Context: an optimization exercise on an open-source flow, tuned for small area, a short achievable clock period and few clock cycles. The choices shown serve that exercise and are no tape-out recipe.
Only simulation tests tie the RTL to the original design; equivalence was not proved.
No activity file was given, so power comes from the tool's default toggle rates.

Figure 1. Metal layers overlaid.
Bar = 100 microns.
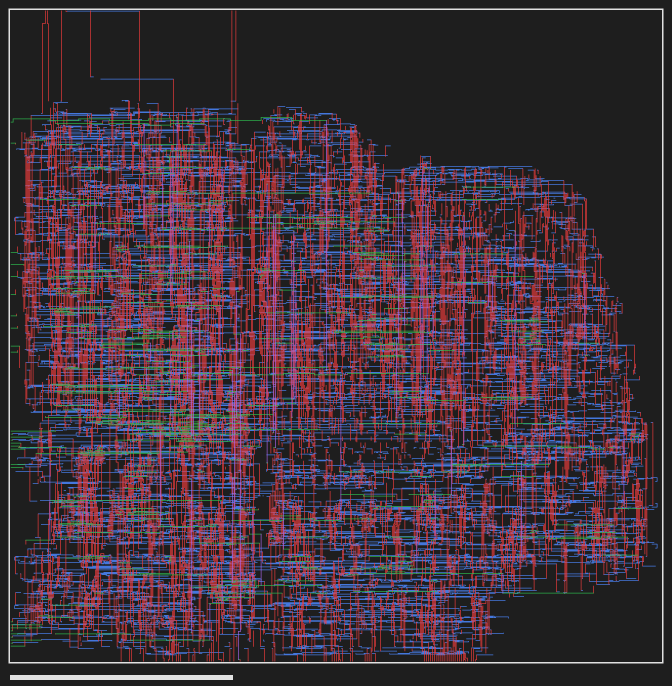
Figure 2. Clock wiring as the flow saved it.
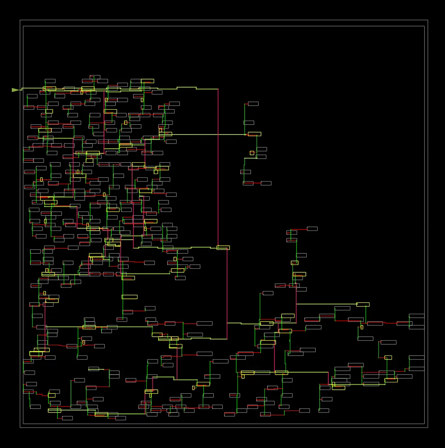
Figure 3. Sequential cells grouped by signal name.
Bar = 100 microns. Other sequential cells in the stronger grey, the rest of the logic in the fainter grey.
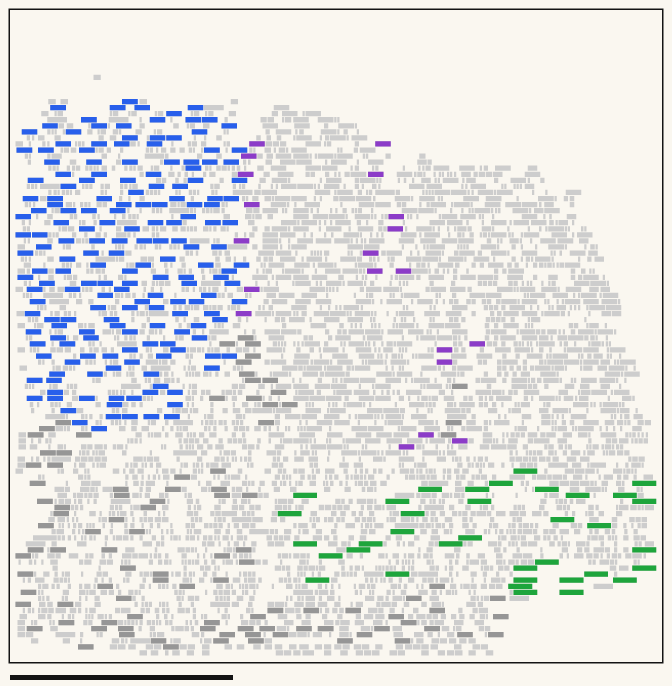
Figure 4. The metal 2 layer.
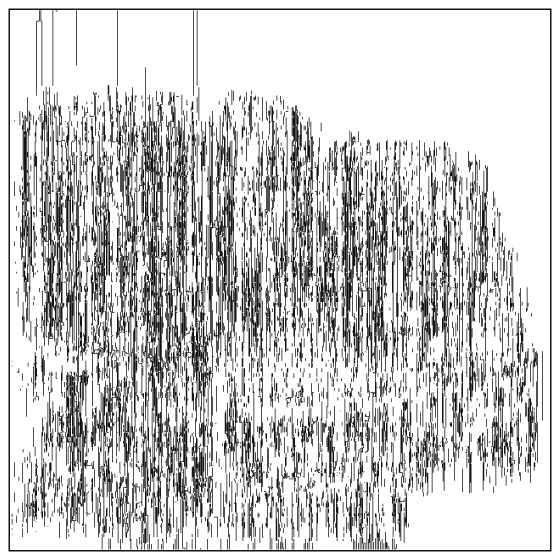
==> flow/design.v <==
`timescale 1ns/10ps
module  CONV(clk,reset,busy,ready,iaddr,idata,cwr,caddr_wr,cdata_wr,crd,caddr_rd,cdata_rd,csel);
input						clk;
input						reset;
output	reg					busy;	
input						ready;	
output	reg 		[11:0] 	iaddr;
input 				[19:0]	idata;	
output	reg 				cwr;
output	reg 		[11:0]	caddr_wr;
output  reg signed 	[19:0]	cdata_wr;
output	reg 				crd;
output	reg  		[11:0]	caddr_rd;
input				[19:0] 	cdata_rd;
output	reg 		[2:0] 	csel;
reg signed [19:0] buffer[0:8];
reg 				[4:0] 	current_state;
reg 				[4:0] 	next_state;
reg 				[5:0]	center_x;
reg 				[5:0]	center_y;
reg 				[3:0]	counter;
reg 	signed			[43:0] 	sum ; 
wire signed [20:0] tmp_res;
wire [5:0] x_left;
wire [5:0] x_right;
wire [5:0] y_up;
wire [5:0] y_buttom;
parameter INITIAL = 0;
parameter READ_K0 = 1;
parameter CONVOLUTION_K0 = 2;
parameter RELU_K0 = 3;
parameter WR_L0_K0 = 4;
parameter RD_L0_K0 = 5;
parameter WR_L1_K0 = 6;
parameter READ_K1 = 7;
parameter CONVOLUTION_K1 = 8;
parameter RELU_K1 = 9;
parameter WR_L0_K1 = 10;
parameter RD_L0_K1 = 11;
parameter WR_L1_K1 = 12;
parameter BREAK_POINT = 13;
parameter RD_L1_K0 = 14;
parameter WR_L2_K0 = 15;
parameter RD_L1_K1 = 16;
parameter WR_L2_K1 = 17;
parameter FINISH = 18;
parameter signed K0_0 = 20'h0A89E;
parameter signed K0_1 = 20'h092D5;
parameter signed K0_2 = 20'h06D43;
parameter signed K0_3 = 20'h01004;
parameter signed K0_4 = 20'hF8F71;
parameter signed K0_5 = 20'hF6E54;
parameter signed K0_6 = 20'hFA6D7;
parameter signed K0_7 = 20'hFC834;
parameter signed K0_8 = 20'hFAC19;
parameter bias_0 = 20'h01310;
parameter signed K1_0 = 20'hFDB55;
parameter signed K1_1 = 20'h02992;
parameter signed K1_2 = 20'hFC994;
parameter signed K1_3 = 20'h050FD;
parameter signed K1_4 = 20'h02F20;
parameter signed K1_5 = 20'h0202D;
parameter signed K1_6 = 20'h03BD7;
parameter signed K1_7 = 20'hFD369;
parameter signed K1_8 = 20'h05E68;
parameter bias_1 = 20'hF7295;
assign tmp_res = sum[35:15] + 21'd1;
assign x_left = center_x - 1;
assign x_right = center_x + 1;
assign y_up = center_y - 1;
assign y_buttom = center_y + 1;
reg signed [19:0] tmp1_mul;
reg signed [19:0] tmp2_mul;
wire signed [43:0] mul;
assign mul = tmp1_mul * tmp2_mul;
always @(posedge clk) begin
	if(reset)
		current_state <= INITIAL;
	else
		current_state <= next_state;
end
always @(*) begin
case(current_state)
INITIAL:
	next_state = (ready)?READ_K0: INITIAL;
READ_K0:
	next_state = (counter == 4'd9)?CONVOLUTION_K0: READ_K0;
CONVOLUTION_K0:
	next_state = (counter == 4'd10)?RELU_K0: CONVOLUTION_K0;
RELU_K0:
	next_state = WR_L0_K0;
WR_L0_K0:
	next_state = (center_x == 6'd63 && center_y == 6'd63)?RD_L0_K0:READ_K0;
RD_L0_K0:
	next_state = (counter == 4'd5)? WR_L1_K0:RD_L0_K0;
WR_L1_K0:
	next_state = (center_x == 6'd62 && center_y == 6'd62)?READ_K1:RD_L0_K0;
READ_K1:
	next_state = (counter == 4'd9)?CONVOLUTION_K1: READ_K1;
CONVOLUTION_K1:
	next_state = (counter == 4'd10)?RELU_K1: CONVOLUTION_K1;
RELU_K1:
	next_state = WR_L0_K1;
WR_L0_K1:
	next_state = (center_x == 6'd63 && center_y == 6'd63)?RD_L0_K1:READ_K1;
RD_L0_K1:
	next_state = (counter == 4'd5)? WR_L1_K1:RD_L0_K1;
WR_L1_K1:
	next_state = (center_x == 6'd62 && center_y == 6'd62)?BREAK_POINT:RD_L0_K1;
BREAK_POINT:
	next_state = RD_L1_K0;
RD_L1_K0:
	next_state = WR_L2_K0;
WR_L2_K0:
	next_state = RD_L1_K1;
RD_L1_K1:
	next_state = WR_L2_K1;
WR_L2_K1:
	next_state = (caddr_rd == 12'd2047)?FINISH: RD_L1_K0;
FINISH:
	next_state = FINISH;
default:
	next_state = INITIAL;
endcase
end
always @(posedge clk)begin
	if(reset)
		busy <= 0;
	else if(ready)
		busy <= 1;
	else if(next_state == FINISH)
		busy <= 0;
end
always @(posedge clk)begin
	if(reset)
		iaddr <= 0;
	else if(current_state == READ_K0 || current_state == READ_K1)
	begin
		case (counter)
			4'd0:
				iaddr <= {y_up, x_left};
			4'd1:
				iaddr <= {y_up, center_x};
			4'd2:
				iaddr <= {y_up, x_right};
			4'd3:
				iaddr <= {center_y, x_left};
			4'd4:
				iaddr <= {center_y, center_x};
			4'd5:
				iaddr <= {center_y, x_right};
			4'd6:
				iaddr <= {y_buttom, x_left};
			4'd7:
				iaddr <= {y_buttom, center_x};
			4'd8:
				iaddr <= {y_buttom, x_right};
		endcase
	end
end
always @(posedge clk)begin
	if(reset)
		cwr <= 0;
	else if(next_state == WR_L0_K0 || next_state == WR_L0_K1 || next_state == WR_L1_K0 || next_state == WR_L1_K1 || next_state == WR_L2_K0 || next_state == WR_L2_K1)
		cwr <= 1;
	else 
		cwr <= 0;
end
always @(posedge clk)begin
	if(reset)
		caddr_wr <= 0;
	else if(next_state == WR_L0_K0 || next_state == WR_L0_K1 )
		caddr_wr <= {center_y, center_x};
	else if(next_state == WR_L1_K0 || next_state == WR_L1_K1)
		caddr_wr <= {center_y[5:1], center_x[5:1]};
	else if (current_state == BREAK_POINT)
		caddr_wr <= 0;
	else if(current_state == WR_L2_K0 || current_state == WR_L2_K1)
		caddr_wr <= caddr_wr + 1;
end
always @(posedge clk)begin
	if(reset)
		cdata_wr <= 0;
	else if(next_state == WR_L0_K0 || next_state == WR_L0_K1 )
		cdata_wr <= (sum[35])?0:tmp_res[20:1];
	else if(next_state == RD_L0_K0 || next_state == RD_L0_K1)
	begin
		if(counter == 4'd1)
			cdata_wr <= cdata_rd;
		else if(cdata_rd > cdata_wr)
			cdata_wr <= cdata_rd;
	end
	else if(next_state == WR_L2_K0 || next_state == WR_L2_K1)
		cdata_wr <= cdata_rd;
end
always @(posedge clk)begin
	if(reset)
		crd <= 0;
	else if(next_state == RD_L0_K0 || next_state == RD_L0_K1 || next_state == RD_L1_K0 || next_state == RD_L1_K1)
		crd <= 1;
	else 
		crd <= 0;
end
always @(posedge clk)begin
	if(reset)
		caddr_rd <= 0;
	else if(current_state == RD_L0_K0 || current_state == RD_L0_K1)
	begin
		case (counter)
			4'd0:
				caddr_rd <= {center_y, center_x};
			4'd1:
				caddr_rd <= {center_y, x_right};
			4'd2:
				caddr_rd <= {y_buttom, center_x};
			4'd3:
				caddr_rd <= {y_buttom, x_right};
		endcase
	end
	else if(current_state == BREAK_POINT)
		caddr_rd <= 0;
	else if(current_state == WR_L2_K1)
		caddr_rd <= caddr_rd + 1;
end
always @(posedge clk)begin
	if(reset)
		csel <= 0;
	else if(next_state == WR_L0_K0)
		csel <= 3'b001;
	else if(next_state == WR_L0_K1)
		csel <= 3'b010;
	else if(next_state == RD_L0_K0)
		csel <= 3'b001;
	else if(next_state == RD_L0_K1)
		csel <= 3'b010;
	else if(next_state == WR_L1_K0)
		csel <= 3'b011;
	else if(next_state == WR_L1_K1)
		csel <= 3'b100;
	else if(next_state == RD_L1_K0)
		csel <= 3'b011;
	else if(next_state == WR_L2_K0 || next_state == WR_L2_K1)
		csel <= 3'b101;
	else if(next_state == RD_L1_K1)
		csel <= 3'b100; 
end
always @(posedge clk)begin
if(reset)
	counter <= 0;
else if((current_state == READ_K0||current_state == READ_K1)&& counter == 4'd9)
	counter <= 0;
else if((current_state == CONVOLUTION_K0 || current_state == CONVOLUTION_K1) && counter == 4'd10)
	counter <= 0;
else if((current_state == RD_L0_K0 || current_state == RD_L0_K1) && counter == 4'd5)
	counter <= 0;
else if(current_state == WR_L0_K0 || current_state == WR_L0_K1)
	counter <= 0;
else if(current_state == WR_L1_K0 || current_state == WR_L1_K1)
	counter <= 0;
else
	counter <= counter + 1;
end
always @(posedge clk) begin
	if(reset)
	begin
		buffer[0] <= 0;
		buffer[1] <= 0;
		buffer[2] <= 0;
		buffer[3] <= 0;
		buffer[4] <= 0;
		buffer[5] <= 0;
		buffer[6] <= 0;
		buffer[7] <= 0;
		buffer[8] <= 0;
		tmp1_mul <= 0;
		tmp2_mul <= 0;
	end
	else if(current_state == READ_K0 || current_state == READ_K1)
		case (counter)
			4'd1:
				buffer[0] <= (center_y!=0 && center_x !=0) ? idata : 0;
			4'd2:
				buffer[1] <= (center_y!=0)?idata : 0;
			4'd3:
				buffer[2] <= (center_x!=6'd63 && center_y!=0)?idata:0;
			4'd4:
				buffer[3] <= (center_x!=0)?idata:0;
			4'd5:
				buffer[4] <= idata;
			4'd6:
				buffer[5] <= (center_x!=6'd63)?idata:0;
			4'd7:
				buffer[6] <= (center_x!=0 && center_y != 6'd63)? idata:0;
			4'd8:
				buffer[7] <= (center_y!=6'd63)?idata:0;
			4'd9:
				buffer[8] <= (center_y!=6'd63 && center_x!= 6'd63)?idata:0;
		endcase
	else if(current_state == CONVOLUTION_K0)
		case (counter)
			4'd0:
			begin
				tmp1_mul <= buffer[0];
				tmp2_mul <= K0_0;
			end
			4'd1:
			begin
				sum <= mul;
				tmp1_mul <= buffer[1];
				tmp2_mul <= K0_1;
			end
			4'd2:
			begin
				sum <= sum + mul;
				tmp1_mul <= buffer[2];
				tmp2_mul <= K0_2;
			end
			4'd3:
			begin
				sum <= sum + mul;
				tmp1_mul <= buffer[3];
				tmp2_mul <= K0_3;
			end
			4'd4:
			begin
				sum <= sum + mul;
				tmp1_mul <= buffer[4];
				tmp2_mul <= K0_4;
			end
			4'd5:
			begin
				sum <= sum + mul;
				tmp1_mul <= buffer[5];
				tmp2_mul <= K0_5;
			end
			4'd6:
			begin
				sum <= sum + mul;
				tmp1_mul <= buffer[6];
				tmp2_mul <= K0_6;
			end
			4'd7:
			begin
				sum <= sum + mul;
				tmp1_mul <= buffer[7];
				tmp2_mul <= K0_7;
			end
			4'd8:
			begin
				sum <= sum + mul;
				tmp1_mul <= buffer[8];
				tmp2_mul <= K0_8;
			end
			4'd9:
				sum <= sum + mul;
			4'd10:
				sum <= sum + {bias_0, 16'b0};
		endcase
	else if(current_state == CONVOLUTION_K1)
		case (counter)
			4'd0:
			begin
				tmp1_mul <= buffer[0];
				tmp2_mul <= K1_0;
			end
			4'd1:
			begin
				sum <= mul;
				tmp1_mul <= buffer[1];
				tmp2_mul <= K1_1;
			end
			4'd2:
			begin
				sum <= sum + mul;
				tmp1_mul <= buffer[2];
				tmp2_mul <= K1_2;
			end
			4'd3:
			begin
				sum <= sum + mul;
				tmp1_mul <= buffer[3];
				tmp2_mul <= K1_3;
			end
			4'd4:
			begin
				sum <= sum + mul;
				tmp1_mul <= buffer[4];
				tmp2_mul <= K1_4;
			end
			4'd5:
			begin
				sum <= sum + mul;
				tmp1_mul <= buffer[5];
				tmp2_mul <= K1_5;
			end
			4'd6:
			begin
				sum <= sum + mul;
				tmp1_mul <= buffer[6];
				tmp2_mul <= K1_6;
			end
			4'd7:
			begin
				sum <= sum + mul;
				tmp1_mul <= buffer[7];
				tmp2_mul <= K1_7;
			end
			4'd8:
			begin
				sum <= sum + mul;
				tmp1_mul <= buffer[8];
				tmp2_mul <= K1_8;
			end
			4'd9:
				sum <= sum + mul;
			4'd10:
				sum <= sum + {bias_1, 16'b0};
		endcase
end
always @(posedge clk) begin
	if(reset)
	begin
		center_x <= 0;
		center_y <= 0;
	end
	else if(current_state == WR_L0_K0 || current_state == WR_L0_K1)
	begin
		if(center_x == 6'd63 && center_y == 6'd63)
		begin
			center_x <= 0;
			center_y <= 0;
		end
		else if(center_x == 6'd63)
		begin
			center_x <= 0;
			center_y <= center_y + 1;
		end
		else 
			center_x <= center_x + 1;
	end
	else if(current_state == WR_L1_K0 || current_state == WR_L1_K1)
	begin
		if(center_x == 6'd62 && center_y == 6'd62)
		begin
			center_x <= 0;
			center_y <= 0;
		end
		else if(center_x == 6'd62)
		begin
			center_x <= 0;
			center_y <= center_y + 2;
		end
		else 
			center_x <= center_x + 2;
	end
	else if(current_state == WR_L2_K1)
	begin
		if(center_x == 6'd63)
		begin
			center_x <= 0;
			center_y <= center_y + 1;
		end
		else
			center_x <= center_x + 1;
	end
end
endmodule
==> flow/run.sh <==
#!/bin/bash
# synth_recipe.tcl (not shown) runs the flow's synth.tcl, then flattens the netlist and writes it again
# the make line also repeats each setting of config.mk as NAME=value (left out here)
make -C /OpenROAD-flow-scripts/flow DESIGN_CONFIG=/design/flow/config.mk WORK_HOME=/design/flow/orfs CLKGATE_MAP_FILE= SYNTH_SCRIPT=/design/flow/synth_recipe.tcl finish
==> flow/config.mk <==
export PLATFORM = sky130hd
export DESIGN_NAME = CONV
export DESIGN_NICKNAME = CONV
export VERILOG_FILES = /design/flow/design.v
export SDC_FILE = /design/flow/constraint.sdc
export NUM_CORES = 4
export LEC_CHECK = 0
export CAP_MARGIN = 20
export CORE_MARGIN = 2
export CORE_UTILIZATION = 40
export SLEW_MARGIN = 20
==> flow/constraint.sdc <==
create_clock -name core_clock -period 11.0 [get_ports {clk}]
set_input_delay 2.2000 -clock core_clock [delete_from_list [all_inputs] [get_ports {clk}]]
set_output_delay 2.2000 -clock core_clock [all_outputs]
set_load 0.01 [all_outputs]
==> reports/metrics.sh <==
CTS.SINKS=336
NUMBER_OF_SYNTHESIZED_FLOPS_WITH_AN_ENABLE_PIN=36
TOP_REGISTER_BY_NUMBER_OF_FLIP_FLOPS='buffer'
ROUTED.TOP_LAYER='met4'
CTS_TREE='yes'
CRITICAL-PATH-TOP-DELAY-FAMILY='adder cells'
CP_SLOWEST_STAGE_DELAY_NS=0.75
ACHIEVABLE_FREQUENCY_MHz=105
WORSTHOLDENDPOINT='buffer[7][5]'
LARGEST_REGISTER_FFS=180
POWER.CLOCK.TOTAL_mW=1.38
CRIT_CELLS=34
FINAL-MAX-SLEW-VIOLATION-COUNT=0
RELSLEWSLACK=0.292
YOSYS.AREA_SHARE.SIMPLE=0.190
CP_NUM_BUF_INV=7
SYNTH.FF_LATCH_COUNT=336
SYNTH_SEQUENTIAL_AREA_RATIO=0.213
MOST_COMMON_CELL_AFTER_LAYOUT_FILL_AND_TAPS_ASIDE='inv_1'
DP_CELLS=4997
TOP_LEVEL_PORTS=105
MET3_USAGE=0.0294
RESULT_OF_THE_RUN='complete, no violations'
SETUP_SLACK_NS=1.46
REGTOREGSETUPSLACK_NS=1.46
HOLD-PATH-CELL-COUNT=2
GLOBAL_ROUTE_WIRE_LENGTH_BEFORE_REPAIR_MM=156
NUMBER_OF_COMBINATIONAL_GATES_WITH_MULTIPLE_INPUTS=2895
SYNTH_FP_NETS=4656
Testbench counts, summed over its fixed seeds: cycles 2,531,352.
-- Figure 1 (at the start) --
Green marks M3, wire length 5760 microns. Purple marks M4, wire length 2980 microns. Red marks M2, wire length 45.9 mm. Blue marks M1, wire length 43.2 mm.
final wirelength: 97.9 mm
Routed WL per cell: 19.3 microns
total number of vias: 27900
total global-route track usage: 0.229

-- Figure 2 (at the start) --
flip-flop and latch count: 336
source-to-sink clock delay at the later pin of the worst-skew pair: 0.59 ns
clock skew after layout: 0.0305 ns
number of buffers inserted during clock tree synthesis: 41

-- Figure 3 (at the start) --
Purple marks tmp1_mul, flops 20. Green marks sum, flops 36. Blue marks buffer, flops 180.
Another 100 sequential cells are not coloured.
sequential cell area share: 0.194
Register Area: 7090 sq um
final core utilization: 0.444
power drawn by the sequential cells: 1.26 mW

-- Figure 4 (at the start) --
The longest straight run is 99.6 microns. The wires run mostly vertical. The layer carries 45.9 mm of wire. 3652 nets have wire on it.
GR Layer Usage met2: 0.376

==> static timing again, ports no longer ideal <==
The results above use ideal ports. As a check the final layout listed here was re-extracted and re-timed, cells and wires unchanged.
Step 1 (the two cells are an assumption about what drives the block):
set clk [get_ports {clk}]
set_driving_cell -lib_cell sky130_fd_sc_hd__clkbuf_16 $clk
set_driving_cell -lib_cell sky130_fd_sc_hd__buf_2 [delete_from_list [all_inputs] $clk]
Step 2, shift: input delay + t, output delay - t, t = (earliest + latest rising clock arrival at the registers) / 2. This alone moves slack from input paths to output paths.
Three values: ideal, step 1, step 2; two values: the first two.
t (ns): 0.645
slack for setup (ns): 1.457 / 1.457 / 1.457
hold WS [ns]: 0.449 / 0.449 / 0.449
slew at the worst register clock pin (ns): 0.06 / 0.06
cell pins on the clock port's net: 1
After both steps setup and hold are still met in this run. The setup slack of this run moves by 0.000 ns with the drivers and by 0.000 ns with both steps.
